This design comes from an exercise in tuning for small area on the open sky130 flow, not from production work.
The RTL was checked by simulation tests, not by an equivalence proof against the original design.
The series may have gaps, and a smaller design here may also do less where the tests do not look.
Power and IR drop assume default switching activity.

<file path="design/flow/design.v">
module RiscvProcessor # (parameter [31:0] INITIAL_PC = 32'h00400000)
(
input clk, rst,
input [31:0] instruction,
input [31:0] dReadData,
output [31:0] PC,
output [31:0] dAddress, dWriteData,
output MemRead,
output MemWrite
);
wire [31:0] ins = instruction;
wire [4:0] op = ins[6:2];
wire [2:0] f3 = ins[14:12];
wire is_lui   = (op == 5'b01101);
wire is_auipc = (op == 5'b00101);
wire is_jal   = (op == 5'b11011);
wire is_jalr  = (op == 5'b11001);
wire is_br    = (op == 5'b11000);
wire is_load  = (op == 5'b00000);
wire is_store = (op == 5'b01000);
wire is_opi   = (op == 5'b00100);
wire is_op    = (op == 5'b01100);
assign MemRead  = (ins[6:0] == 7'b0000011);
assign MemWrite = (ins[6:0] == 7'b0100011);
reg [31:1] pc;
wire [31:0] pc_full = {pc, 1'b0};
wire [31:0] imm_i = {{20{ins[31]}}, ins[31:20]};
wire [31:0] imm_s = {{20{ins[31]}}, ins[31:25], ins[11:7]};
wire [31:0] imm_u = {ins[31:12], 12'b0};
wire [31:0] imm_j = {{11{ins[31]}}, ins[31], ins[19:12], ins[20], ins[30:21], 1'b0};
wire [31:0] imm_b = {{19{ins[31]}}, ins[31], ins[7], ins[30:25], ins[11:8], 1'b0};
reg [31:0] imm;
always @(*) begin
  if (is_store)               imm = imm_s;
  else if (is_lui | is_auipc) imm = imm_u;
  else if (is_jal)            imm = imm_j;
  else                        imm = imm_i;
end
wire use_imm = ~(is_op | is_br);
wire rd1_pc  = is_auipc | is_jal;
wire rd1_en  = ~(is_lui | is_auipc | is_jal);
wire reg_write = ~(is_br | is_store);
wire [31:0] rs1, rs2, wd;
register_file U4 (
  .clk(clk), .reset(rst),
  .read_addr_1(ins[19:15]), .read_addr_2(ins[24:20]),
  .write_addr(ins[11:7]), .write_data(wd), .reg_write(reg_write),
  .rd1_en(rd1_en), .rd1_pc(rd1_pc), .alt_1(pc_full),
  .read_data_1(rs1), .read_data_2(rs2)
);
wire [31:0] opb = use_imm ? imm : rs2;
wire alu_f = is_op | is_opi;
wire sub = is_br | (alu_f & (f3[2:1] == 2'b01)) | (is_op & ins[30] & (f3 == 3'b000));
wire [31:0] sum, lo;
wire eq, lt, ltu;
ALU alu_unit (
  .a(rs1), .b(opb), .sub(sub), .f3(f3), .f7b(ins[30]),
  .sum(sum), .logic_out(lo), .eq(eq), .lt(lt), .ltu(ltu)
);
wire cond = (f3[2] ? (f3[1] ? ltu : lt) : eq) ^ f3[0];
wire taken = is_br & cond;
wire [31:0] poff = taken ? imm_b : 32'd4;
wire [31:0] pnext = pc_full + poff;
wire jump = is_jal | is_jalr;
wire [31:1] pc_next = jump ? sum[31:1] : pnext[31:1];
always @(posedge clk or negedge rst)
  if (!rst)
    pc <= INITIAL_PC[31:1];
  else
    pc <= pc_next;
wire ld_sgn = ~f3[2];
wire ld_ext = ld_sgn & (f3[0] ? dReadData[15] : dReadData[7]);
wire [31:0] ld = {f3[1] ? dReadData[31:16] : {16{ld_ext}},
                  (f3[1] | f3[0]) ? dReadData[15:8] : {8{ld_ext}},
                  dReadData[7:0]};
wire use_sum = is_lui | is_auipc | (alu_f & (f3 == 3'b000));
assign wd = ({32{use_sum}} & sum) |
            ({32{jump}} & pnext) |
            ({32{is_load}} & ld) |
            ({32{alu_f & (f3 != 3'b000)}} & lo);
assign dAddress = sum;
assign dWriteData = {rs2[31:16] & {16{f3[1]}}, rs2[15:8] & {8{f3[1] | f3[0]}}, rs2[7:0]};
assign PC = pc_full;
endmodule
module ALU (
  input  [31:0] a,
  input  [31:0] b,
  input         sub,         
  input  [2:0]  f3,
  input         f7b,         
  output [31:0] sum,
  output [31:0] logic_out,   
  output        eq,
  output        lt,
  output        ltu
);
wire [31:0] bx = b ^ {32{sub}};
wire [32:0] s = {1'b0, a} + {1'b0, bx} + {32'b0, sub};
assign sum = s[31:0];
assign ltu = ~s[32];
assign lt  = (a[31] ^ b[31]) ? a[31] : s[31];
wire [31:0] x = a ^ b;
assign eq = ~|x;
wire left = ~f3[2];
reg [31:0] arev;
integer i;
always @(*)
  for (i = 0; i < 32; i = i + 1)
    arev[i] = a[31 - i];
wire [31:0] sin = left ? arev : a;
wire fill = f7b & a[31] & ~left;
wire [63:0] sx = {{32{fill}}, sin} >> b[4:0];
wire [31:0] sr = sx[31:0];
reg [31:0] srev;
always @(*)
  for (i = 0; i < 32; i = i + 1)
    srev[i] = sr[31 - i];
reg [31:0] lo;
always @(*) begin
  case (f3)
    3'b001: lo = srev;
    3'b010: lo = {31'b0, lt};
    3'b011: lo = {31'b0, ltu};
    3'b100: lo = x;
    3'b101: lo = sr;
    3'b110: lo = a | b;
    3'b111: lo = a & b;
    default: lo = 32'b0;
  endcase
end
assign logic_out = lo;
endmodule
module register_file (
  input         clk,
  input         reset,
  input  [4:0]  read_addr_1,
  input  [4:0]  read_addr_2,
  input  [4:0]  write_addr,
  input  [31:0] write_data,
  input         reg_write,
  input         rd1_en,       
  input         rd1_pc,       
  input  [31:0] alt_1,
  output [31:0] read_data_1,
  output [31:0] read_data_2
);
reg  [31:1] valid;
wire [31:0] r [0:31];
wire [31:1] we, nwe;
wire [31:0] sel1, sel2;
assign sel1[0] = rd1_pc;
assign sel2[0] = 1'b0;
assign r[0] = alt_1;
genvar k, b;
generate
for (k = 1; k < 32; k = k + 1) begin : regs
  assign we[k]   = reg_write & (write_addr == k);
  assign nwe[k]  = ~we[k];
  assign sel1[k] = rd1_en & valid[k] & (read_addr_1 == k);
  assign sel2[k] = valid[k] & (read_addr_2 == k);
  always @(posedge clk or negedge reset)
    if (!reset)
      valid[k] <= 1'b0;
    else if (we[k])
      valid[k] <= 1'b1;
  reg  [31:0] q;
  wire [31:0] d;
  for (b = 0; b < 32; b = b + 1) begin : bits
    rf_ao22 en (.a1(we[k]), .a2(write_data[b]), .b1(nwe[k]), .b2(q[b]), .y(d[b]));
  end
  always @(posedge clk)
    q <= d;
  assign r[k] = q;
end
for (b = 0; b < 32; b = b + 1) begin : rbits
  wire [10:0] n1;
  wire [10:0] n2;
  for (k = 0; k < 10; k = k + 1) begin : grp
    rf_aoi222 p1 (.a1(sel1[3*k+1]), .a2(r[3*k+1][b]), .b1(sel1[3*k+2]), .b2(r[3*k+2][b]),
                  .c1(sel1[3*k+3]), .c2(r[3*k+3][b]), .y(n1[k]));
    rf_aoi222 p2 (.a1(sel2[3*k+1]), .a2(r[3*k+1][b]), .b1(sel2[3*k+2]), .b2(r[3*k+2][b]),
                  .c1(sel2[3*k+3]), .c2(r[3*k+3][b]), .y(n2[k]));
  end
  assign n1[10] = ~((sel1[0] & r[0][b]) | (sel1[31] & r[31][b]));
  assign n2[10] = ~(sel2[31] & r[31][b]);
  assign read_data_1[b] = ~&n1;
  assign read_data_2[b] = ~&n2;
end
endgenerate
endmodule
module rf_ao22 (input a1, a2, b1, b2, output y);
assign y = (a1 & a2) | (b1 & b2);
endmodule
module rf_aoi222 (input a1, a2, b1, b2, c1, c2, output y);
assign y = ~((a1 & a2) | (b1 & b2) | (c1 & c2));
endmodule
</file>
<file path="design/flow/run.sh">
#!/bin/bash
# synth_recipe.tcl (not shown) runs the flow's synth.tcl, then flattens the netlist and writes it again
# the make line also repeats each setting of config.mk as NAME=value (left out here)
make -C /OpenROAD-flow-scripts/flow DESIGN_CONFIG=/design/flow/config.mk WORK_HOME=/design/flow/orfs CLKGATE_MAP_FILE= SYNTH_SCRIPT=/design/flow/synth_recipe.tcl finish
</file>
<file path="design/flow/config.mk">
export PLATFORM = sky130hd
export DESIGN_NAME = RiscvProcessor
export DESIGN_NICKNAME = RiscvProcessor
export VERILOG_FILES = /design/flow/design.v
export SDC_FILE = /design/flow/constraint.sdc
export NUM_CORES = 4
export LEC_CHECK = 0
export CAP_MARGIN = 20
export CORE_MARGIN = 2
export CORE_UTILIZATION = 40
export SLEW_MARGIN = 20
export SYNTH_HIERARCHICAL = 1
export SYNTH_MINIMUM_KEEP_SIZE = 0
</file>
<file path="design/flow/constraint.sdc">
create_clock -name core_clock -period 16.0 [get_ports {clk}]
set_input_delay 3.2000 -clock core_clock [delete_from_list [all_inputs] [get_ports {clk}]]
set_output_delay 3.2000 -clock core_clock [all_outputs]
set_load 0.01 [all_outputs]
</file>
run_1/placement_by_type.png
The bar under the picture is 100 um long.
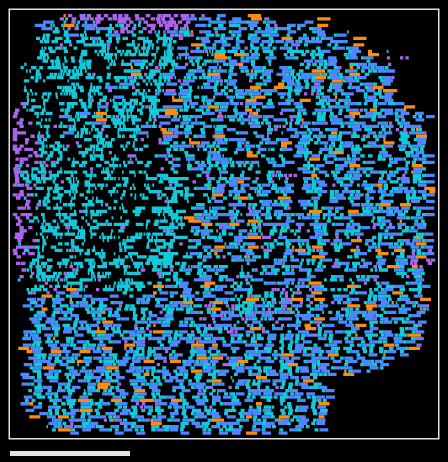
combinational and other logic: drawn in cyan, cells 3445. flops: drawn in blue, cells 1054. other buffers and delay cells: drawn in purple, cells 426. clock drivers and dummy loads: drawn in orange, cells 211.
final core utilization: 48.0%
row cnt: 129

run_1/layer_met3.png
The bar under the picture is 100 um long.
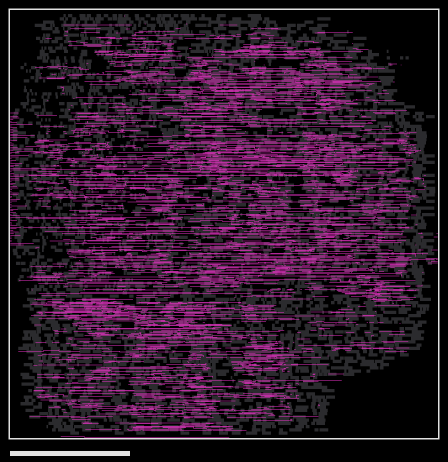
The longest straight run is 200 um. The wires run mostly horizontal.
via count: 52200
WL final: 283 mm

run_1/congestion.png
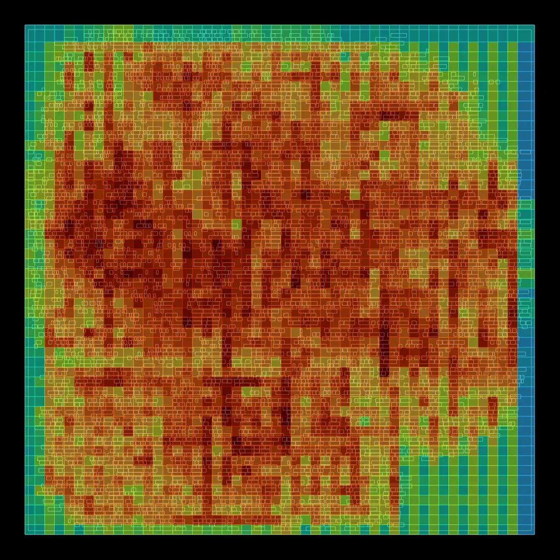
GR Util All Layers: 42.6%
Global Route met3 Usage: 17.2%
busiest grt layer: met2
drt wl/cell: 41.8 um

run 1: modules after synthesis, one instance, submodules excluded:
module	cells	cell area, sq um
ALU	883	6790
RiscvProcessor	562	4100
rf_aoi222	1	10.0
rf_ao22	1	8.76
register_file	1536	23800
run 1: registers in the layout (all words and copies together), names as in the netlist:
signal     count
U4.valid      31
U4.regs.q    992
pc            31
run 1: through the flow:
stage               cells  hold slack, ns  setup WS (ns)
floorplan            4614           0.440           1.67
global placement     6555           0.459           1.18
detailed placement   6556           0.464           1.01
CTS                  6767           0.483           1.62
global route         6774           0.498          0.803
finish               6784           0.483          0.948
run 1: worst paths after layout:
check	start	endpoint	slack, ns	cells after the start
setup / recovery	instruction[6]	U4.regs[27].q[29]	0.95	41
hold / removal	U4.valid[14]	U4.valid[14]	0.48	1
setup reg to reg	U4.valid[5]	U4.regs[27].q[29]	5.08	33
hold reg to reg	U4.valid[14]	U4.valid[14]	0.48	1
max in group asynchronous	rst	U4.valid[25]	12.54	2
min in group asynchronous	rst	pc[29]	2.30	1
run 1: layer usage:
layer	track usage, %	part of all wire, %
met5	0	0.049
met4	28.8	8.3
met3	17.2	15
met2	57.8	39
met1	54.8	37
==> impl_metrics.toml, run 1 <==
[setup_path]
worstSetupEndpointType = "flop"
arrival_ns = 15.72
startpoint_type = "input pin"
cp_slowest_stage_delay_ns = 1.08
required_ns = 16.67
crit_top_cell = "nand2_1"
crit_slowest_cell = "a222oi_1"
path_class = "input pin to flop"
cp_top_family = "simple AND/OR/NAND/NOR gates"
crit_path_max_fanout = 31
path_buf_inv = 6

[pwr]
power_leakage_nw = 23.5
p_sw_share_pct = 31.6
totalPowerFinal_w = 0.00754
seq-power_w = 0.00325
pg_clk_w = 0.00289
power_frac_clock_pct = 38.3
p_per_area_nw_per_um2 = 127
powerComb_w = 0.00140
switchingPower_w = 0.00239
maxPowerGroup = "sequential cells"
p_seq_share_pct = 43.1
internal_power_w = 0.00515
ir_drop_v = 0.000121
p_comb_share_pct = 18.5

[yosys]
synthTopCellsByArea = "dfxtp_1 40%, a22o_1 18%, a222oi_1 13%, dfrtp_1 3.1%, ha_1 2.7%"
synth-edff-count = 0
synthAdderAreaFrac_pct = 2.77
async_flop_share_pct = 5.88
synth_seq_cells = 1054
synth-simple-area-share_pct = 8.92
synth_area_leader_cell = "dfxtp_1"
yosysWarningCount = 9
synth_common_cells = "1000 x a22o_1, 992 x dfxtp_1, 662 x a222oi_1, 249 x nand2_1, 139 x nand4_1"
synthDominantCellAreaShare_pct = 39.9
synthFlopType = "dfxtp_1"
synth_compound_area_share_pct = 37.8
syn_avg_cell_area_sq_um = 10.8
muxShareOfSynthArea_pct = 3.74
seq_area_frac_synth_pct = 43.0
netlist_instances = 4613
synth_top_family_by_area = "compound AO/OA/AOI/OAI gates"
yosys.area_share.xor_xnor_pct = 1.60
synth_most_common_cell = "a22o_1"
synth_area_sq_um = 49800
synth_cell_types = 96

[final_layout]
largest_cell_class = "multi-input gates"
seq_cells = 1054
multiInputGateArea_sq_um = 27700
layout_common_cells = "1000 x a22o_1, 992 x dfxtp_1, 662 x a222oi_1"
diodes = 11
buf_share_pct = 6.11
stdcell_area_sq_um = 59400
syn2layout_area_growth_pct = 19.2
drive_gt1_share_pct = 12.1
nNonClkBuffers = 426
multi_input_area_share_pct = 46.7
fillers = 11400
seq_area_share_pct = 36.1
clock_buffers = 161
seq_area_sq_um = 21400
multi_input_cells = 3317
clkCellAreaFrac_pct = 6.85
finish.net_count = 5214
final_common_cell = "a22o_1"
inverters_excl_clock = 128

[sta]
hold_violations = 0
min_period_over_period_pct = 94.1
slew_viol_final = 0
skew_ns = 0.0689
tns_ns = 0
fmax_mhz = 66.4
worst_pin_slew_ns = 1.33
rsz0062_at_grt = "no"
slew_headroom_pct = 11.4
setup_viol = 0
min_period_ns = 15.05

[floorplanning]
fp.dieH_um = 357
dieArea_sq_um = 127000
n_tap_cell = 1637
start_util_pct = 40.3
core_sq_um = 124000
top_level_ports = 164
die-width_um = 357

[placed_design]
hpwl_mm = 195
placed_area_sq_um = 55300
gp_congestion = 1.08
port_buffers = 162

[route]
avgViaCountPerCell = 7.70
antenna_left = 0
remaining_drc_errors = 0
firstDrtPassIters = 14
initialDrtViolationCount = 12000

[flow_run]
maxCapViolations = 0

[clocking]
clockBufferDepth = 3
holdBufCountCts = 0
cts_resized = 0
cts_tree = "done"
cts_buffers = 112
clkTransAtPathRegs_ns = 0.07
root_buffer = "clkbuf_16"
cts_setup_buffers = 0
clkSinkCount = 1054
h-tree-depth = 3
clk_latency_ns = 0.79

[global_route]
grt_start_max_net_pins = 71
grt_pass1_wl_mm = 386
antenna_found_initial = 24
grt_pass1_vias = 46900
gr-total-overflow = 0

[min_path]
hp-class = "flop to flop"

[run_status]
status = "timing/DRC/antenna clean"
==> run 2: a larger rewrite; changed files in full <==
removed: design/flow/run.sh
==> design/flow/design.v <==
module RiscvProcessor # (parameter [31:0] INITIAL_PC = 32'h00400000)
(
input clk, rst,
input [31:0] instruction,
input [31:0] dReadData,
output [31:0] PC,
output [31:0] dAddress, dWriteData,
output MemRead,
output MemWrite
);
wire [31:0] ins = instruction;
wire [4:0] op = ins[6:2];
wire [2:0] f3 = ins[14:12];
wire is_lui   = (op == 5'b01101);
wire is_auipc = (op == 5'b00101);
wire is_jal   = (op == 5'b11011);
wire is_jalr  = (op == 5'b11001);
wire is_br    = (op == 5'b11000);
wire is_load  = (op == 5'b00000);
wire is_store = (op == 5'b01000);
wire is_opi   = (op == 5'b00100);
wire is_op    = (op == 5'b01100);
assign MemRead  = (ins[6:0] == 7'b0000011);
assign MemWrite = (ins[6:0] == 7'b0100011);
reg [31:1] pc;
wire [31:0] pc_full = {pc, 1'b0};
wire [31:0] imm_i = {{20{ins[31]}}, ins[31:20]};
wire [31:0] imm_s = {{20{ins[31]}}, ins[31:25], ins[11:7]};
wire [31:0] imm_u = {ins[31:12], 12'b0};
wire [31:0] imm_j = {{11{ins[31]}}, ins[31], ins[19:12], ins[20], ins[30:21], 1'b0};
wire [31:0] imm_b = {{19{ins[31]}}, ins[31], ins[7], ins[30:25], ins[11:8], 1'b0};
reg [31:0] imm;
always @(*) begin
  if (is_store)               imm = imm_s;
  else if (is_lui | is_auipc) imm = imm_u;
  else if (is_jal)            imm = imm_j;
  else                        imm = imm_i;
end
wire use_imm = ~(is_op | is_br);
wire rd1_pc  = is_auipc | is_jal;
wire rd1_en  = ~(is_lui | is_auipc | is_jal);
wire reg_write = ~(is_br | is_store);
wire [31:0] rs1, rs2, wd;
register_file U4 (
  .clk(clk), .reset(rst),
  .read_addr_1(ins[19:15]), .read_addr_2(ins[24:20]),
  .write_addr(ins[11:7]), .write_data(wd), .reg_write(reg_write),
  .rd1_en(rd1_en), .rd1_pc(rd1_pc), .alt_1(pc_full),
  .read_data_1(rs1), .read_data_2(rs2)
);
wire [31:0] opb = use_imm ? imm : rs2;
wire alu_f = is_op | is_opi;
wire sub = is_br | (alu_f & (f3[2:1] == 2'b01)) | (is_op & ins[30] & (f3 == 3'b000));
wire [31:0] sum, p, g;
wire co;
add_bk add_a (.a(rs1), .b(opb ^ {32{sub}}), .ci(sub), .s(sum), .co(co), .p(p), .g(g));
wire eq  = &p;
wire ltu = ~co;
wire lt  = (rs1[31] ^ opb[31]) ? rs1[31] : sum[31];
wire [31:0] sr, sl;
shifter sh_unit (.a(rs1), .sh(opb[4:0]), .left(~f3[2]), .arith(ins[30]), .sr(sr));
genvar gi;
generate for (gi = 0; gi < 32; gi = gi + 1) begin : rv
  assign sl[gi] = sr[31 - gi];
end endgenerate
wire cond = (f3[2] ? (f3[1] ? ltu : lt) : eq) ^ f3[0];
wire taken = is_br & cond;
wire [31:0] poff = taken ? imm_b : 32'd4;
wire [31:0] pnext, pp_unused, pg_unused;
wire pco_unused;
add_bk add_p (.a(pc_full), .b(poff), .ci(1'b0), .s(pnext), .co(pco_unused), .p(pp_unused), .g(pg_unused));
wire jump = is_jal | is_jalr;
wire [31:1] pc_next = jump ? sum[31:1] : pnext[31:1];
always @(posedge clk or negedge rst)
  if (!rst)
    pc <= INITIAL_PC[31:1];
  else
    pc <= pc_next;
wire ld_ext = ~f3[2] & (f3[0] ? dReadData[15] : dReadData[7]);
wire [31:0] ld = {f3[1] ? dReadData[31:16] : {16{ld_ext}},
                  (f3[1] | f3[0]) ? dReadData[15:8] : {8{ld_ext}},
                  dReadData[7:0]};
wire use_sum = is_lui | is_auipc | (alu_f & (f3 == 3'b000));
wire sel_x  = alu_f & f3[2] & ~f3[0];           
wire sel_g  = alu_f & f3[2] & f3[1];            
wire sel_sr = alu_f & (f3 == 3'b101);
wire sel_sl = alu_f & (f3 == 3'b001);
wire sel_lt = alu_f & (f3[2:1] == 2'b01);
wire slt    = f3[0] ? ltu : lt;
assign wd = ({32{use_sum}} & sum) |
            ({32{jump}} & pnext) |
            ({32{is_load}} & ld) |
            ({32{sel_x}} & p) |
            ({32{sel_g}} & g) |
            ({32{sel_sr}} & sr) |
            ({32{sel_sl}} & sl) |
            {31'b0, sel_lt & slt};
assign dAddress = sum;
assign dWriteData = {rs2[31:16] & {16{f3[1]}}, rs2[15:8] & {8{f3[1] | f3[0]}}, rs2[7:0]};
assign PC = pc_full;
endmodule
module shifter (
  input  [31:0] a,
  input  [4:0]  sh,
  input         left,
  input         arith,
  output [31:0] sr
);
wire fill  = arith & a[31] & ~left;
wire nfill = ~fill;
wire [4:0] nsh = ~sh;
wire nleft = ~left;
wire [31:0] n0, x1, n2, x3, n4, x5;
genvar i;
generate
for (i = 0; i < 32; i = i + 1) begin : st
  g_muxi u0 (.s(left),  .ns(nleft),  .d1(a[31 - i]), .d0(a[i]), .y(n0[i]));
  g_muxi u1 (.s(sh[4]), .ns(nsh[4]), .d1(i + 16 < 32 ? n0[(i + 16) % 32] : nfill), .d0(n0[i]), .y(x1[i]));
  g_muxi u2 (.s(sh[3]), .ns(nsh[3]), .d1(i + 8 < 32 ? x1[(i + 8) % 32] : fill),    .d0(x1[i]), .y(n2[i]));
  g_muxi u3 (.s(sh[2]), .ns(nsh[2]), .d1(i + 4 < 32 ? n2[(i + 4) % 32] : nfill),   .d0(n2[i]), .y(x3[i]));
  g_muxi u4 (.s(sh[1]), .ns(nsh[1]), .d1(i + 2 < 32 ? x3[(i + 2) % 32] : fill),    .d0(x3[i]), .y(n4[i]));
  g_muxi u5 (.s(sh[0]), .ns(nsh[0]), .d1(i + 1 < 32 ? n4[(i + 1) % 32] : nfill),   .d0(n4[i]), .y(x5[i]));
end
endgenerate
assign sr = x5;
endmodule
module g_muxi (input s, ns, d1, d0, output y);
assign y = ~((s | d0) & (ns | d1));
endmodule
module add_bk (input [31:0] a, input [31:0] b, input ci, output [31:0] s, output co, output [31:0] p, output [31:0] g);
assign p = a ^ b;
assign g = a & b;
wire G_0_0 = g[0] | (p[0] & ci);
wire P_0_0 = p[0];
wire G_1_1 = g[1];
wire P_1_1 = p[1];
wire G_2_2 = g[2];
wire P_2_2 = p[2];
wire G_3_3 = g[3];
wire P_3_3 = p[3];
wire G_4_4 = g[4];
wire P_4_4 = p[4];
wire G_5_5 = g[5];
wire P_5_5 = p[5];
wire G_6_6 = g[6];
wire P_6_6 = p[6];
wire G_7_7 = g[7];
wire P_7_7 = p[7];
wire G_8_8 = g[8];
wire P_8_8 = p[8];
wire G_9_9 = g[9];
wire P_9_9 = p[9];
wire G_10_10 = g[10];
wire P_10_10 = p[10];
wire G_11_11 = g[11];
wire P_11_11 = p[11];
wire G_12_12 = g[12];
wire P_12_12 = p[12];
wire G_13_13 = g[13];
wire P_13_13 = p[13];
wire G_14_14 = g[14];
wire P_14_14 = p[14];
wire G_15_15 = g[15];
wire P_15_15 = p[15];
wire G_16_16 = g[16];
wire P_16_16 = p[16];
wire G_17_17 = g[17];
wire P_17_17 = p[17];
wire G_18_18 = g[18];
wire P_18_18 = p[18];
wire G_19_19 = g[19];
wire P_19_19 = p[19];
wire G_20_20 = g[20];
wire P_20_20 = p[20];
wire G_21_21 = g[21];
wire P_21_21 = p[21];
wire G_22_22 = g[22];
wire P_22_22 = p[22];
wire G_23_23 = g[23];
wire P_23_23 = p[23];
wire G_24_24 = g[24];
wire P_24_24 = p[24];
wire G_25_25 = g[25];
wire P_25_25 = p[25];
wire G_26_26 = g[26];
wire P_26_26 = p[26];
wire G_27_27 = g[27];
wire P_27_27 = p[27];
wire G_28_28 = g[28];
wire P_28_28 = p[28];
wire G_29_29 = g[29];
wire P_29_29 = p[29];
wire G_30_30 = g[30];
wire P_30_30 = p[30];
wire G_31_31 = g[31];
wire P_31_31 = p[31];
wire G_1_0 = G_1_1 | (P_1_1 & G_0_0);
wire G_3_2 = G_3_3 | (P_3_3 & G_2_2);
wire P_3_2 = P_3_3 & P_2_2;
wire G_5_4 = G_5_5 | (P_5_5 & G_4_4);
wire P_5_4 = P_5_5 & P_4_4;
wire G_7_6 = G_7_7 | (P_7_7 & G_6_6);
wire P_7_6 = P_7_7 & P_6_6;
wire G_9_8 = G_9_9 | (P_9_9 & G_8_8);
wire P_9_8 = P_9_9 & P_8_8;
wire G_11_10 = G_11_11 | (P_11_11 & G_10_10);
wire P_11_10 = P_11_11 & P_10_10;
wire G_13_12 = G_13_13 | (P_13_13 & G_12_12);
wire P_13_12 = P_13_13 & P_12_12;
wire G_15_14 = G_15_15 | (P_15_15 & G_14_14);
wire P_15_14 = P_15_15 & P_14_14;
wire G_17_16 = G_17_17 | (P_17_17 & G_16_16);
wire P_17_16 = P_17_17 & P_16_16;
wire G_19_18 = G_19_19 | (P_19_19 & G_18_18);
wire P_19_18 = P_19_19 & P_18_18;
wire G_21_20 = G_21_21 | (P_21_21 & G_20_20);
wire P_21_20 = P_21_21 & P_20_20;
wire G_23_22 = G_23_23 | (P_23_23 & G_22_22);
wire P_23_22 = P_23_23 & P_22_22;
wire G_25_24 = G_25_25 | (P_25_25 & G_24_24);
wire P_25_24 = P_25_25 & P_24_24;
wire G_27_26 = G_27_27 | (P_27_27 & G_26_26);
wire P_27_26 = P_27_27 & P_26_26;
wire G_29_28 = G_29_29 | (P_29_29 & G_28_28);
wire P_29_28 = P_29_29 & P_28_28;
wire G_31_30 = G_31_31 | (P_31_31 & G_30_30);
wire P_31_30 = P_31_31 & P_30_30;
wire G_3_0 = G_3_2 | (P_3_2 & G_1_0);
wire G_7_4 = G_7_6 | (P_7_6 & G_5_4);
wire P_7_4 = P_7_6 & P_5_4;
wire G_11_8 = G_11_10 | (P_11_10 & G_9_8);
wire P_11_8 = P_11_10 & P_9_8;
wire G_15_12 = G_15_14 | (P_15_14 & G_13_12);
wire P_15_12 = P_15_14 & P_13_12;
wire G_19_16 = G_19_18 | (P_19_18 & G_17_16);
wire P_19_16 = P_19_18 & P_17_16;
wire G_23_20 = G_23_22 | (P_23_22 & G_21_20);
wire P_23_20 = P_23_22 & P_21_20;
wire G_27_24 = G_27_26 | (P_27_26 & G_25_24);
wire P_27_24 = P_27_26 & P_25_24;
wire G_31_28 = G_31_30 | (P_31_30 & G_29_28);
wire P_31_28 = P_31_30 & P_29_28;
wire G_7_0 = G_7_4 | (P_7_4 & G_3_0);
wire G_15_8 = G_15_12 | (P_15_12 & G_11_8);
wire P_15_8 = P_15_12 & P_11_8;
wire G_23_16 = G_23_20 | (P_23_20 & G_19_16);
wire P_23_16 = P_23_20 & P_19_16;
wire G_31_24 = G_31_28 | (P_31_28 & G_27_24);
wire P_31_24 = P_31_28 & P_27_24;
wire G_15_0 = G_15_8 | (P_15_8 & G_7_0);
wire G_31_16 = G_31_24 | (P_31_24 & G_23_16);
wire P_31_16 = P_31_24 & P_23_16;
wire G_31_0 = G_31_16 | (P_31_16 & G_15_0);
wire G_23_0 = G_23_16 | (P_23_16 & G_15_0);
wire G_11_0 = G_11_8 | (P_11_8 & G_7_0);
wire G_19_0 = G_19_16 | (P_19_16 & G_15_0);
wire G_27_0 = G_27_24 | (P_27_24 & G_23_0);
wire G_5_0 = G_5_4 | (P_5_4 & G_3_0);
wire G_9_0 = G_9_8 | (P_9_8 & G_7_0);
wire G_13_0 = G_13_12 | (P_13_12 & G_11_0);
wire G_17_0 = G_17_16 | (P_17_16 & G_15_0);
wire G_21_0 = G_21_20 | (P_21_20 & G_19_0);
wire G_25_0 = G_25_24 | (P_25_24 & G_23_0);
wire G_29_0 = G_29_28 | (P_29_28 & G_27_0);
wire G_2_0 = G_2_2 | (P_2_2 & G_1_0);
wire G_4_0 = G_4_4 | (P_4_4 & G_3_0);
wire G_6_0 = G_6_6 | (P_6_6 & G_5_0);
wire G_8_0 = G_8_8 | (P_8_8 & G_7_0);
wire G_10_0 = G_10_10 | (P_10_10 & G_9_0);
wire G_12_0 = G_12_12 | (P_12_12 & G_11_0);
wire G_14_0 = G_14_14 | (P_14_14 & G_13_0);
wire G_16_0 = G_16_16 | (P_16_16 & G_15_0);
wire G_18_0 = G_18_18 | (P_18_18 & G_17_0);
wire G_20_0 = G_20_20 | (P_20_20 & G_19_0);
wire G_22_0 = G_22_22 | (P_22_22 & G_21_0);
wire G_24_0 = G_24_24 | (P_24_24 & G_23_0);
wire G_26_0 = G_26_26 | (P_26_26 & G_25_0);
wire G_28_0 = G_28_28 | (P_28_28 & G_27_0);
wire G_30_0 = G_30_30 | (P_30_30 & G_29_0);
assign s[0] = p[0] ^ ci;
assign s[1] = p[1] ^ G_0_0;
assign s[2] = p[2] ^ G_1_0;
assign s[3] = p[3] ^ G_2_0;
assign s[4] = p[4] ^ G_3_0;
assign s[5] = p[5] ^ G_4_0;
assign s[6] = p[6] ^ G_5_0;
assign s[7] = p[7] ^ G_6_0;
assign s[8] = p[8] ^ G_7_0;
assign s[9] = p[9] ^ G_8_0;
assign s[10] = p[10] ^ G_9_0;
assign s[11] = p[11] ^ G_10_0;
assign s[12] = p[12] ^ G_11_0;
assign s[13] = p[13] ^ G_12_0;
assign s[14] = p[14] ^ G_13_0;
assign s[15] = p[15] ^ G_14_0;
assign s[16] = p[16] ^ G_15_0;
assign s[17] = p[17] ^ G_16_0;
assign s[18] = p[18] ^ G_17_0;
assign s[19] = p[19] ^ G_18_0;
assign s[20] = p[20] ^ G_19_0;
assign s[21] = p[21] ^ G_20_0;
assign s[22] = p[22] ^ G_21_0;
assign s[23] = p[23] ^ G_22_0;
assign s[24] = p[24] ^ G_23_0;
assign s[25] = p[25] ^ G_24_0;
assign s[26] = p[26] ^ G_25_0;
assign s[27] = p[27] ^ G_26_0;
assign s[28] = p[28] ^ G_27_0;
assign s[29] = p[29] ^ G_28_0;
assign s[30] = p[30] ^ G_29_0;
assign s[31] = p[31] ^ G_30_0;
assign co = G_31_0;
endmodule
module register_file (
  input         clk,
  input         reset,
  input  [4:0]  read_addr_1,
  input  [4:0]  read_addr_2,
  input  [4:0]  write_addr,
  input  [31:0] write_data,
  input         reg_write,
  input         rd1_en,       
  input         rd1_pc,       
  input  [31:0] alt_1,
  output [31:0] read_data_1,
  output [31:0] read_data_2
);
reg  [31:1] valid;
wire [31:0] r [0:31];
wire [31:1] we, nwe;
wire [31:0] sel1, sel2;
assign sel1[0] = rd1_pc;
assign sel2[0] = 1'b0;
assign r[0] = alt_1;
genvar k, b;
generate
for (k = 1; k < 32; k = k + 1) begin : regs
  assign we[k]   = reg_write & (write_addr == k);
  assign nwe[k]  = ~we[k];
  assign sel1[k] = rd1_en & valid[k] & (read_addr_1 == k);
  assign sel2[k] = valid[k] & (read_addr_2 == k);
  always @(posedge clk or negedge reset)
    if (!reset)
      valid[k] <= 1'b0;
    else if (we[k])
      valid[k] <= 1'b1;
  reg  [31:0] q;
  wire [31:0] d;
  for (b = 0; b < 32; b = b + 1) begin : bits
    rf_ao22 en (.a1(we[k]), .a2(write_data[b]), .b1(nwe[k]), .b2(q[b]), .y(d[b]));
  end
  always @(posedge clk)
    q <= d;
  assign r[k] = q;
end
for (b = 0; b < 32; b = b + 1) begin : rbits
  wire [10:0] n1;
  wire [10:0] n2;
  for (k = 0; k < 10; k = k + 1) begin : grp
    rf_aoi222 p1 (.a1(sel1[3*k+1]), .a2(r[3*k+1][b]), .b1(sel1[3*k+2]), .b2(r[3*k+2][b]),
                  .c1(sel1[3*k+3]), .c2(r[3*k+3][b]), .y(n1[k]));
    rf_aoi222 p2 (.a1(sel2[3*k+1]), .a2(r[3*k+1][b]), .b1(sel2[3*k+2]), .b2(r[3*k+2][b]),
                  .c1(sel2[3*k+3]), .c2(r[3*k+3][b]), .y(n2[k]));
  end
  assign n1[10] = ~((sel1[0] & r[0][b]) | (sel1[31] & r[31][b]));
  assign n2[10] = ~(sel2[31] & r[31][b]);
  assign read_data_1[b] = ~&n1;
  assign read_data_2[b] = ~&n2;
end
endgenerate
endmodule
module rf_ao22 (input a1, a2, b1, b2, output y);
assign y = (a1 & a2) | (b1 & b2);
endmodule
module rf_aoi222 (input a1, a2, b1, b2, c1, c2, output y);
assign y = ~((a1 & a2) | (b1 & b2) | (c1 & c2));
endmodule
==> design/flow/flow/run.sh <==
#!/bin/bash
# Standard ORFS layout (standard.sh) with two changes:
#  - port buffers are buf_1 instead of the default pick,
#  - CTS clusters up to 24 sinks per clkbuf_16 leaf and inserts no dummy loads.
# make's full output goes to standard.log here; ORFS keeps each step's log
# under orfs/logs/.
set -euo pipefail
export BUFFER_PORTS_ARGS="-buffer_cell sky130_fd_sc_hd__buf_1"
export CTS_ARGS="-sink_clustering_enable -repair_clock_nets -dont_use_dummy_load -sink_clustering_size 24 -sink_clustering_max_diameter 80"
bash standard.sh > standard.log 2>&1
==> design/flow/standard.sh <==
#!/bin/bash
# synth_recipe.tcl (not shown) runs the flow's synth.tcl, then flattens the netlist and writes it again
# the make line also repeats each setting of config.mk as NAME=value (left out here)
make -C /OpenROAD-flow-scripts/flow DESIGN_CONFIG=/design/flow/config.mk WORK_HOME=/design/flow/orfs CLKGATE_MAP_FILE= SYNTH_SCRIPT=/design/flow/synth_recipe.tcl "${@:-finish}"
==> design/flow/config.mk <==
export PLATFORM = sky130hd
export DESIGN_NAME = RiscvProcessor
export DESIGN_NICKNAME = RiscvProcessor
export VERILOG_FILES = /design/flow/design.v
export SDC_FILE = /design/flow/constraint.sdc
export NUM_CORES = 4
export LEC_CHECK = 0
export CAP_MARGIN = 0
export CORE_MARGIN = 2
export CORE_UTILIZATION = 50
export SLEW_MARGIN = 0
export SYNTH_HIERARCHICAL = 1
export SYNTH_MINIMUM_KEEP_SIZE = 0
run_2/placement_by_type.png
The bar under the picture is 100 um long.
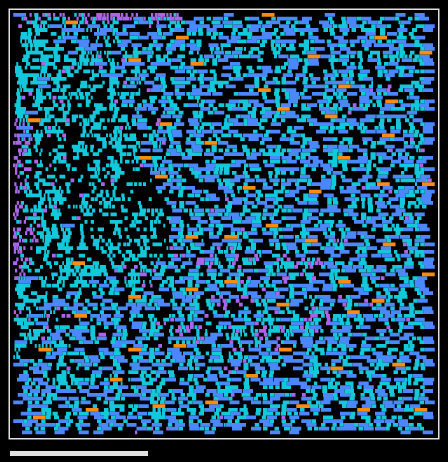
combinational and other logic: drawn in cyan, cells 3114. flops: drawn in blue, cells 1054. other buffers and delay cells: drawn in purple, cells 353. clock drivers: drawn in orange, cells 54.
final core utilization: 55.5%
Final Cell Area: 51600 sq um
Seq/total area: 41.5%

run_2/layer_met3.png
The bar under the picture is 100 um long.
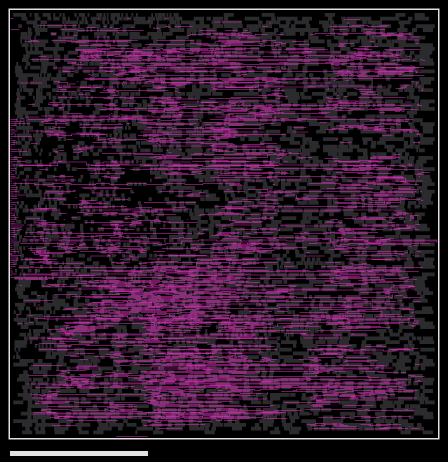
The longest straight run is 186 um. The layer holds 16% of the routed length. The wires run mostly horizontal. The layer carries 36.0 mm of wire.
Global Route met3 Usage: 16.4%
via count: 47900
WL final: 231 mm

==> impl_metrics.toml, run 2 <==
[run_status]
status = "timing/DRC/antenna clean"

[setup_path]
startpoint = "instruction[4]"
path_class = "input pin to flop"
path_buf_inv = 6
worstSetupEndpointType = "flop"
arrival_ns = 14.76
reg2regPathDepth = 38

[sta]
slew_headroom_pct = 22.5
min_period_over_period_pct = 88.7
rsz0062_at_grt = "no"
min_period_ns = 14.19
slew_viol_final = 0
skew_ns = 0.115
hold_violations = 0
tns_ns = 0

[pwr]
p_seq_share_pct = 54.7
maxPowerGroup = "sequential cells"
p_per_area_nw_per_um2 = 118
power_leakage_nw = 20.4
switchingPower_w = 0.00205
p_sw_share_pct = 33.7
seq-power_w = 0.00332
p_comb_share_pct = 20.7

[floorplanning]
top_level_ports = 164
num_rows = 112
dieArea_sq_um = 95800
start_util_pct = 50.3
fp.dieH_um = 310

[global_route]
grt_usage_pct = 46.1
grt_pass1_vias = 43300
gr-total-overflow = 0
grt_start_max_net_pins = 66
grt_pass1_wl_mm = 323
use_met1_pct = 59.9

[route]
remaining_drc_errors = 0
wl_per_cell_um = 39.6
wl_met1_mm = 84.8
routed-wl-met2_mm = 95.3
avgViaCountPerCell = 8.22
antenna_left = 0

[min_path]
hp-start = "U4.valid[16]"
whs_path_depth = 1

[clocking]
h-tree-depth = 2
root_buffer = "clkbuf_16"
clkTransAtPathRegs_ns = 0.08
holdBufCountCts = 0
clockBufferDepth = 3
cts_buffers = 54
cts_resized = 0

[yosys]
netlist_instances = 4233
yosysWarningCount = 8

[final_layout]
fillers = 8300
largest_register_ff_count = 992
layout_common_cells = "992 x dfxtp_1, 992 x a22o_1, 680 x a222oi_1"
largest-register = "U4.regs.q"
fin_cells = 5832
multiInputGateArea_sq_um = 24900
seq_area_sq_um = 21400

[flow_run]
maxCapViolations = 0

[placed_design]
hpwl_mm = 155
gp_congestion = 1.05
## run 2: cell types whose count changed in the layout (fill, tap and decap cells not counted), sizes merged, moves of 64 or more
cell | before | now
o21ai | 135 | 71
nor2 | 113 | 28
o22ai | 13 | 194
clkbuf | 164 | 55
clkdlybuf4s50 | 158 | 0
buf | 265 | 352
## run 2: through the flow
stage	hold slack (ns)	setup slack, ns	power [W]	util, %	area (sq um)
after detailed placement	0.460	1.58	0.00456	54.1	50200
after floorplan	0.440	0.957	0.00398	-	46700
after global routing	0.501	1.55	0.00624	55.5	51600
final	0.485	1.81	0.00608	55.5	51600
after global placement	0.459	1.75	0.00454	54.1	50200
after CTS	0.484	2.28	0.00599	55.5	51600
## run 2: final cells by class
type,instances,share of cell area [%]
diodes,3,0.0146
clock buffers,54,2.62
inverters,86,0.626
multi-input cells,3028,48.2
flip-flops and latches,1054,41.5
well taps,1254,3.04
repair buffers,353,3.97
## run 2: worst paths after layout
path	endpoint	slack, ns
worst max-delay path	U4.regs[10].q[31]	1.81
worst min-delay path	U4.valid[16]	0.48
worst max register to register	U4.regs[10].q[31]	5.12
worst min register to register	U4.valid[16]	0.48
max in group asynchronous	U4.valid[20]	12.47
min in group asynchronous	pc[21]	2.43
--- run 3 (diff from run 2) ---
--- a/design/flow/design.v
+++ b/design/flow/design.v
@@ -66,10 +66,13 @@
 wire cond = (f3[2] ? (f3[1] ? ltu : lt) : eq) ^ f3[0];
 wire taken = is_br & cond;
-wire [31:0] poff = taken ? imm_b : 32'd4;
-wire [31:0] pnext, pp_unused, pg_unused;
-wire pco_unused;
-add_bk add_p (.a(pc_full), .b(poff), .ci(1'b0), .s(pnext), .co(pco_unused), .p(pp_unused), .g(pg_unused));
+wire [12:1] poff = taken ? imm_b[12:1] : 12'd2;
+wire [31:1] pnext;
+add_pc add_p (.pc(pc), .b(poff), .t(taken & ins[31]), .sum(pnext));
 wire jump = is_jal | is_jalr;
-wire [31:1] pc_next = jump ? sum[31:1] : pnext[31:1];
+wire [31:1] pc_next;
+wire njump = ~jump;
+generate for (gi = 1; gi < 32; gi = gi + 1) begin : pcm
+  g_mux m (.s(jump), .ns(njump), .d1(sum[gi]), .d0(pnext[gi]), .y(pc_next[gi]));
+end endgenerate
 always @(posedge clk or negedge rst)
   if (!rst)
@@ -88,12 +91,10 @@
 wire sel_lt = alu_f & (f3[2:1] == 2'b01);
 wire slt    = f3[0] ? ltu : lt;
-assign wd = ({32{use_sum}} & sum) |
-            ({32{jump}} & pnext) |
-            ({32{is_load}} & ld) |
-            ({32{sel_x}} & p) |
-            ({32{sel_g}} & g) |
-            ({32{sel_sr}} & sr) |
-            ({32{sel_sl}} & sl) |
-            {31'b0, sel_lt & slt};
+wire [31:0] wn0, wn1;
+generate for (gi = 0; gi < 32; gi = gi + 1) begin : wdm
+  g_aoi222 w0 (.a1(use_sum), .a2(sum[gi]), .b1(jump),  .b2(gi == 0 ? 1'b0 : pnext[gi % 32]), .c1(is_load), .c2(ld[gi]), .y(wn0[gi]));
+  g_aoi222 w1 (.a1(sel_x),   .a2(p[gi]),   .b1(sel_g), .b2(g[gi]),     .c1(sel_sr),  .c2(sr[gi]), .y(wn1[gi]));
+end endgenerate
+assign wd = ~(wn0 & wn1) | ({32{sel_sl}} & sl) | {31'b0, sel_lt & slt};
 assign dAddress = sum;
 assign dWriteData = {rs2[31:16] & {16{f3[1]}}, rs2[15:8] & {8{f3[1] | f3[0]}}, rs2[7:0]};
@@ -128,4 +129,35 @@
 assign y = ~((s | d0) & (ns | d1));
 endmodule
+module add_pc (
+  input  [31:1] pc,
+  input  [12:1] b,
+  input         t,
+  output [31:1] sum
+);
+wire [11:0] lo_p, lo_g;
+wire c13;
+add_sk12 lo (.a(pc[12:1]), .b(b), .ci(1'b0), .s(sum[12:1]), .co(c13), .p(lo_p), .g(lo_g));
+wire inc = ~t & c13;
+wire dec = t & ~c13;
+wire [31:13] all1, all0;
+assign all1[13] = 1'b1;
+assign all0[13] = 1'b1;
+genvar i;
+generate
+for (i = 14; i < 32; i = i + 1) begin : ch
+  assign all1[i] = all1[i - 1] & pc[i - 1];
+  assign all0[i] = all0[i - 1] & ~pc[i - 1];
+end
+for (i = 13; i < 32; i = i + 1) begin : hi
+  assign sum[i] = pc[i] ^ ((inc & all1[i]) | (dec & all0[i]));
+end
+endgenerate
+endmodule
+module g_mux (input s, ns, d1, d0, output y);
+assign y = (s & d1) | (ns & d0);
+endmodule
+module g_aoi222 (input a1, a2, b1, b2, c1, c2, output y);
+assign y = ~((a1 & a2) | (b1 & b2) | (c1 & c2));
+endmodule
 module add_bk (input [31:0] a, input [31:0] b, input ci, output [31:0] s, output co, output [31:0] p, output [31:0] g);
 assign p = a ^ b;
@@ -312,4 +344,74 @@
 assign co = G_31_0;
 endmodule
+module add_sk12 (input [11:0] a, input [11:0] b, input ci, output [11:0] s, output co, output [11:0] p, output [11:0] g);
+assign p = a ^ b;
+assign g = a & b;
+wire G_0_0 = g[0] | (p[0] & ci);
+wire P_0_0 = p[0];
+wire G_1_1 = g[1];
+wire P_1_1 = p[1];
+wire G_2_2 = g[2];
+wire P_2_2 = p[2];
+wire G_3_3 = g[3];
+wire P_3_3 = p[3];
+wire G_4_4 = g[4];
+wire P_4_4 = p[4];
+wire G_5_5 = g[5];
+wire P_5_5 = p[5];
+wire G_6_6 = g[6];
+wire P_6_6 = p[6];
+wire G_7_7 = g[7];
+wire P_7_7 = p[7];
+wire G_8_8 = g[8];
+wire P_8_8 = p[8];
+wire G_9_9 = g[9];
+wire P_9_9 = p[9];
+wire G_10_10 = g[10];
+wire P_10_10 = p[10];
+wire G_11_11 = g[11];
+wire P_11_11 = p[11];
+wire G_1_0 = G_1_1 | (P_1_1 & G_0_0);
+wire G_3_2 = G_3_3 | (P_3_3 & G_2_2);
+wire P_3_2 = P_3_3 & P_2_2;
+wire G_5_4 = G_5_5 | (P_5_5 & G_4_4);
+wire P_5_4 = P_5_5 & P_4_4;
+wire G_7_6 = G_7_7 | (P_7_7 & G_6_6);
+wire P_7_6 = P_7_7 & P_6_6;
+wire G_9_8 = G_9_9 | (P_9_9 & G_8_8);
+wire P_9_8 = P_9_9 & P_8_8;
+wire G_11_10 = G_11_11 | (P_11_11 & G_10_10);
+wire P_11_10 = P_11_11 & P_10_10;
+wire G_2_0 = G_2_2 | (P_2_2 & G_1_0);
+wire G_3_0 = G_3_2 | (P_3_2 & G_1_0);
+wire G_6_4 = G_6_6 | (P_6_6 & G_5_4);
+wire P_6_4 = P_6_6 & P_5_4;
+wire G_7_4 = G_7_6 | (P_7_6 & G_5_4);
+wire P_7_4 = P_7_6 & P_5_4;
+wire G_10_8 = G_10_10 | (P_10_10 & G_9_8);
+wire P_10_8 = P_10_10 & P_9_8;
+wire G_11_8 = G_11_10 | (P_11_10 & G_9_8);
+wire P_11_8 = P_11_10 & P_9_8;
+wire G_4_0 = G_4_4 | (P_4_4 & G_3_0);
+wire G_5_0 = G_5_4 | (P_5_4 & G_3_0);
+wire G_6_0 = G_6_4 | (P_6_4 & G_3_0);
+wire G_7_0 = G_7_4 | (P_7_4 & G_3_0);
+wire G_8_0 = G_8_8 | (P_8_8 & G_7_0);
+wire G_9_0 = G_9_8 | (P_9_8 & G_7_0);
+wire G_10_0 = G_10_8 | (P_10_8 & G_7_0);
+wire G_11_0 = G_11_8 | (P_11_8 & G_7_0);
+assign s[0] = p[0] ^ ci;
+assign s[1] = p[1] ^ G_0_0;
+assign s[2] = p[2] ^ G_1_0;
+assign s[3] = p[3] ^ G_2_0;
+assign s[4] = p[4] ^ G_3_0;
+assign s[5] = p[5] ^ G_4_0;
+assign s[6] = p[6] ^ G_5_0;
+assign s[7] = p[7] ^ G_6_0;
+assign s[8] = p[8] ^ G_7_0;
+assign s[9] = p[9] ^ G_8_0;
+assign s[10] = p[10] ^ G_9_0;
+assign s[11] = p[11] ^ G_10_0;
+assign co = G_11_0;
+endmodule
 module register_file (
   input         clk,
run_3/placement_by_type.png
The bar under the picture is 100 um long.
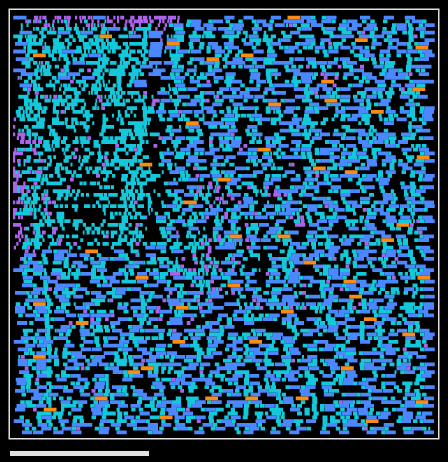
combinational and other logic: drawn in cyan, cells 3052. clock drivers: drawn in orange, cells 52. flops: drawn in blue, cells 1054. other buffers and delay cells: drawn in purple, cells 371.
CORE AREA: 91800 sq um
Seq/total area: 41.7%
row cnt: 111
final core utilization: 56.0%

run_3/congestion.png
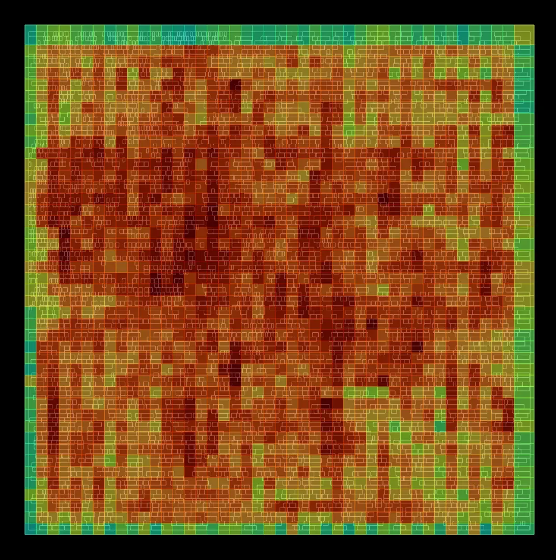
global routing usage on met2: 67.2%
drt wl/cell: 42.5 um

==> impl_metrics.toml, run 3 <==
[setup_path]
crit_end = "U4.regs[15].q[23]"
startpoint_type = "input pin"
required_ns = 16.55
rrSetupSlack_ns = 4.86
arrival_ns = 15.27
path_class = "input pin to flop"
cp_top_family = "compound AO/OA/AOI/OAI gates"
r2r-end = "U4.regs[15].q[23]"
crit_slowest_cell = "a222oi_1"
path_depth = 41
r2r_start = "U4.valid[1]"
cp_slowest_stage_delay_ns = 1.11
startpoint = "instruction[5]"
worstSetupEndpointType = "flop"

[min_path]
whs_path_depth = 1
hp-start = "U4.valid[8]"
hp-class = "flop to flop"

[final_layout]
layout_common_cells = "1023 x a22o_1, 992 x dfxtp_1, 704 x a222oi_1"
syn2layout_area_growth_pct = 10.7
final_common_cell = "a22o_1"
largest_register_ff_count = 992
stdcell_area_sq_um = 51400
fillers = 8039
largest-register = "U4.regs.q"
fin_cells = 5779

[clocking]
cts_buffers = 52
cts_setup_buffers = 0
clk_latency_ns = 0.73
cts_tree = "done"
cts_resized = 0
clkTransAtPathRegs_ns = 0.09
h-tree-depth = 2

[yosys]
syn_avg_cell_area_sq_um = 11.2
netlist_instances = 4157
yosysWarningCount = 8

[sta]
tns_ns = 0
worst_hold_slack_ns = 0.486
slew_headroom_pct = 5.09
min_period_ns = 14.72
setup_viol = 0
skew_ns = 0.0967
slew_viol_final = 0
layout_setup_ws_ns = 1.28
worst_pin_slew_ns = 1.42
min_period_over_period_pct = 92.0
rsz0062_at_grt = "no"
fmax_mhz = 67.9

[floorplanning]
die-width_um = 309
dieArea_sq_um = 95300
start_util_pct = 50.6
top_level_ports = 164

[pwr]
totalPowerFinal_w = 0.00593
switchingPower_w = 0.00197
internal_power_w = 0.00397
p_comb_share_pct = 20.1
p_seq_share_pct = 55.1
ir_drop_v = 0.0000999

[route]
firstDrtPassIters = 13
routed-wl-met2_mm = 95.2
avgViaCountPerCell = 8.39
antenna_left = 0
remaining_drc_errors = 0
vias = 48500

[placed_design]
dp_slack_ns = 1.33
hpwl_mm = 164
placed_area_sq_um = 50100
port_buffers = 162
place_inst = 5720
gp_congestion = 1.12

[global_route]
grt_pass1_wl_mm = 339
gr-total-overflow = 0
grt_pass1_vias = 43000
grt_usage_pct = 49.4

[run_status]
status = "timing/DRC/antenna clean"
-- run 3: power by group through the flow --
| stage | Clock [W] | Sequential (W) | Combinational [W] |
|---|---|---|---|
| 2_1_floorplan | 0 | 0.00321 | 0.000701 |
| 3_3_place_gp | 0 | 0.00330 | 0.00112 |
| 3_5_place_dp | 0 | 0.00330 | 0.00113 |
| 4_1_cts | 0.00146 | 0.00325 | 0.00113 |
| 5_1_grt | 0.00155 | 0.00330 | 0.00122 |
| 6_report | 0.00148 | 0.00327 | 0.00119 |
-- run 3: routing by layer --
| layer | track usage [%] | vias up |
|---|---|---|
| li1 | - | 19400 |
| met1 | 63.8 | 23400 |
| met2 | 67.2 | 4625 |
| met3 | 20.7 | 999 |
| met4 | 31.8 | 16 |
| met5 | 0.202 | - |
-- run 3: cell type report --
class                   count  area (sq um)  area share, %
inverters                  65           244          0.475
clock buffers              52          1300           2.53
multi-input cells        2987         24700           48.0
flip-flops and latches   1054         21400           41.7
repair buffers            371          2200           4.29
diodes                      7          17.5         0.0341
well taps                1243          1560           3.03

==> gallery <==
Sizing map.
panel A
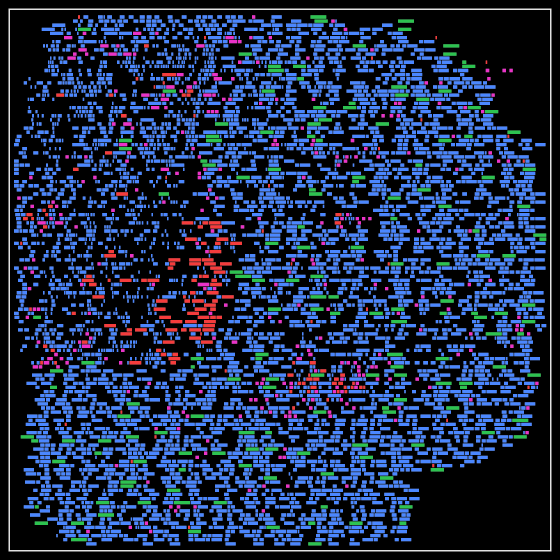
panel B
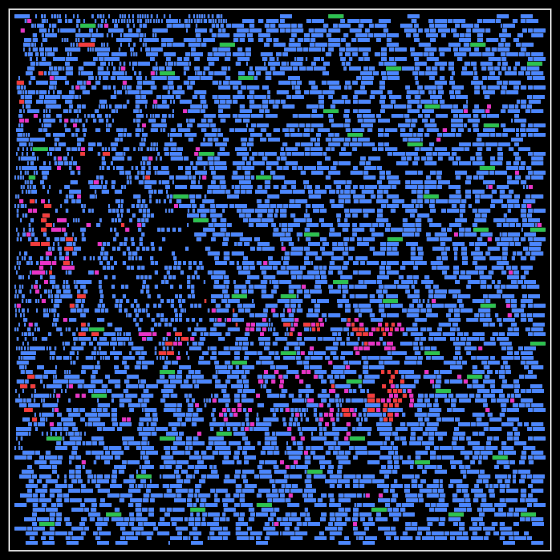
panel C
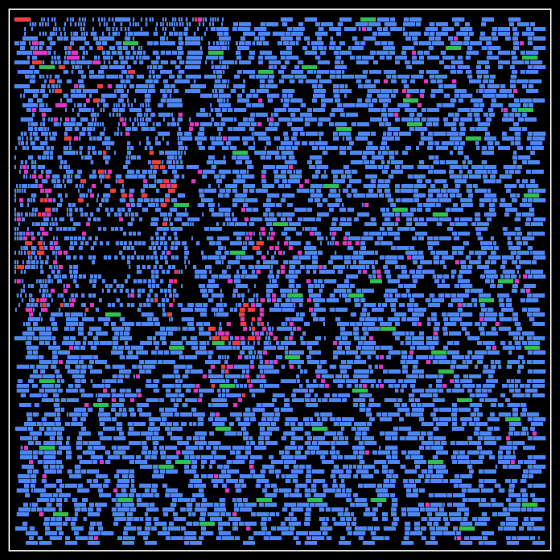
Panel A is run 1.
Panel C is run 3.
Panel B is run 2.

Key to panel B:
_3 and _4 cells: drawn in magenta, cells 207, share 4.5%. _6 and larger: drawn in green, cells 55, share 1.2%. _0 and _1 cells: drawn in blue, cells 4229, share 92%. _2 cells: drawn in red, cells 84, share 1.8%.


==> layout pictures side by side <==
Signal metal coverage by tile.
picture 1
The bar under the picture is 100 um long. The die is cut into 31 by 31 equal tiles; dark blue is low, red is high, scaled to the fullest tile. Values are wire area over tile area, all layers added.
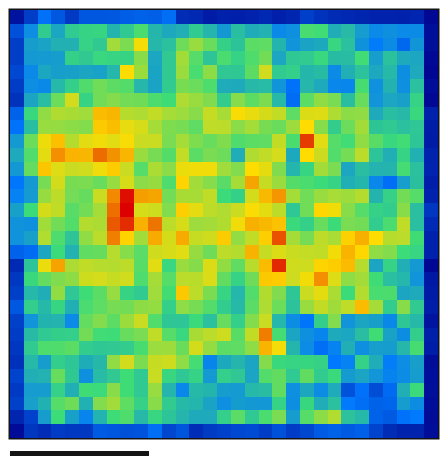
picture 2
The bar under the picture is 100 um long. The die is cut into 36 by 36 equal tiles; dark blue is low, red is high, scaled to the fullest tile. Values are wire area over tile area, all layers added.
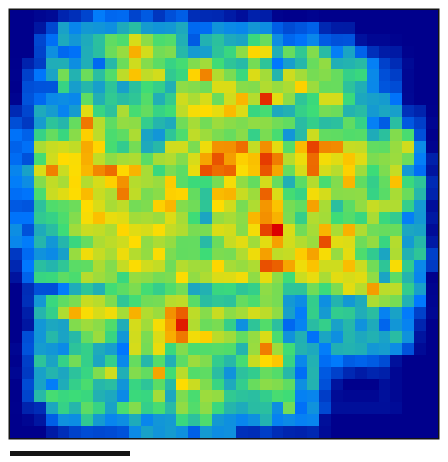
picture 3
The bar under the picture is 100 um long. The die is cut into 31 by 31 equal tiles; dark blue is low, red is high, scaled to the fullest tile. Values are wire area over tile area, all layers added.
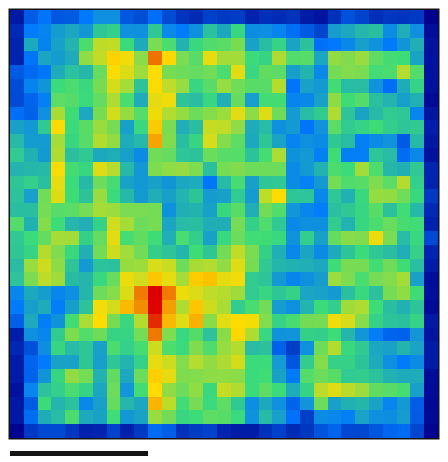
- run 3 = picture 1
- run 1 = picture 2
- run 2 = picture 3
- largest die: picture 2

Key to picture 2:
The mean over all tiles is 0.41. 46% of the tiles are over half the peak. 9.5% of the tiles are nearly empty. The fullest tile reaches 0.93. The emptiest ninth of the die: bottom right. The densest ninth of the die: middle.

separate check: timing with driven ports:
No port has a modelled driver above. Below, the same layouts with a new extraction and two added sets of constraints. Step 1, drivers: a clkbuf_16 drives clk and a buf_2 each remaining input, both assumed. Step 2 also shifts input and output timing later by t, the mid clock arrival at the registers, as if the neighbouring blocks saw the same clock. a / b / c = ideal / step 1 / step 2; a / b = the first two.
| run | shift t [ns] | slack for setup (ns) | worst hold slack (ns) |
|---|---|---|---|
| run 1 | 0.827 | 0.948 / 0.994 / 0.167 | 0.483 / 0.483 / 0.483 |
| run 2 | 0.750 | 1.811 / 1.859 / 1.109 | 0.485 / 0.485 / 0.485 |
| run 3 | 0.766 | 1.281 / 1.337 / 0.571 | 0.486 / 0.486 / 0.486 |
After both steps every run listed still meets setup and hold. For run 1, which loses most, drivers alone change the setup slack by +0.046 ns; drivers and shift together by -0.781 ns.
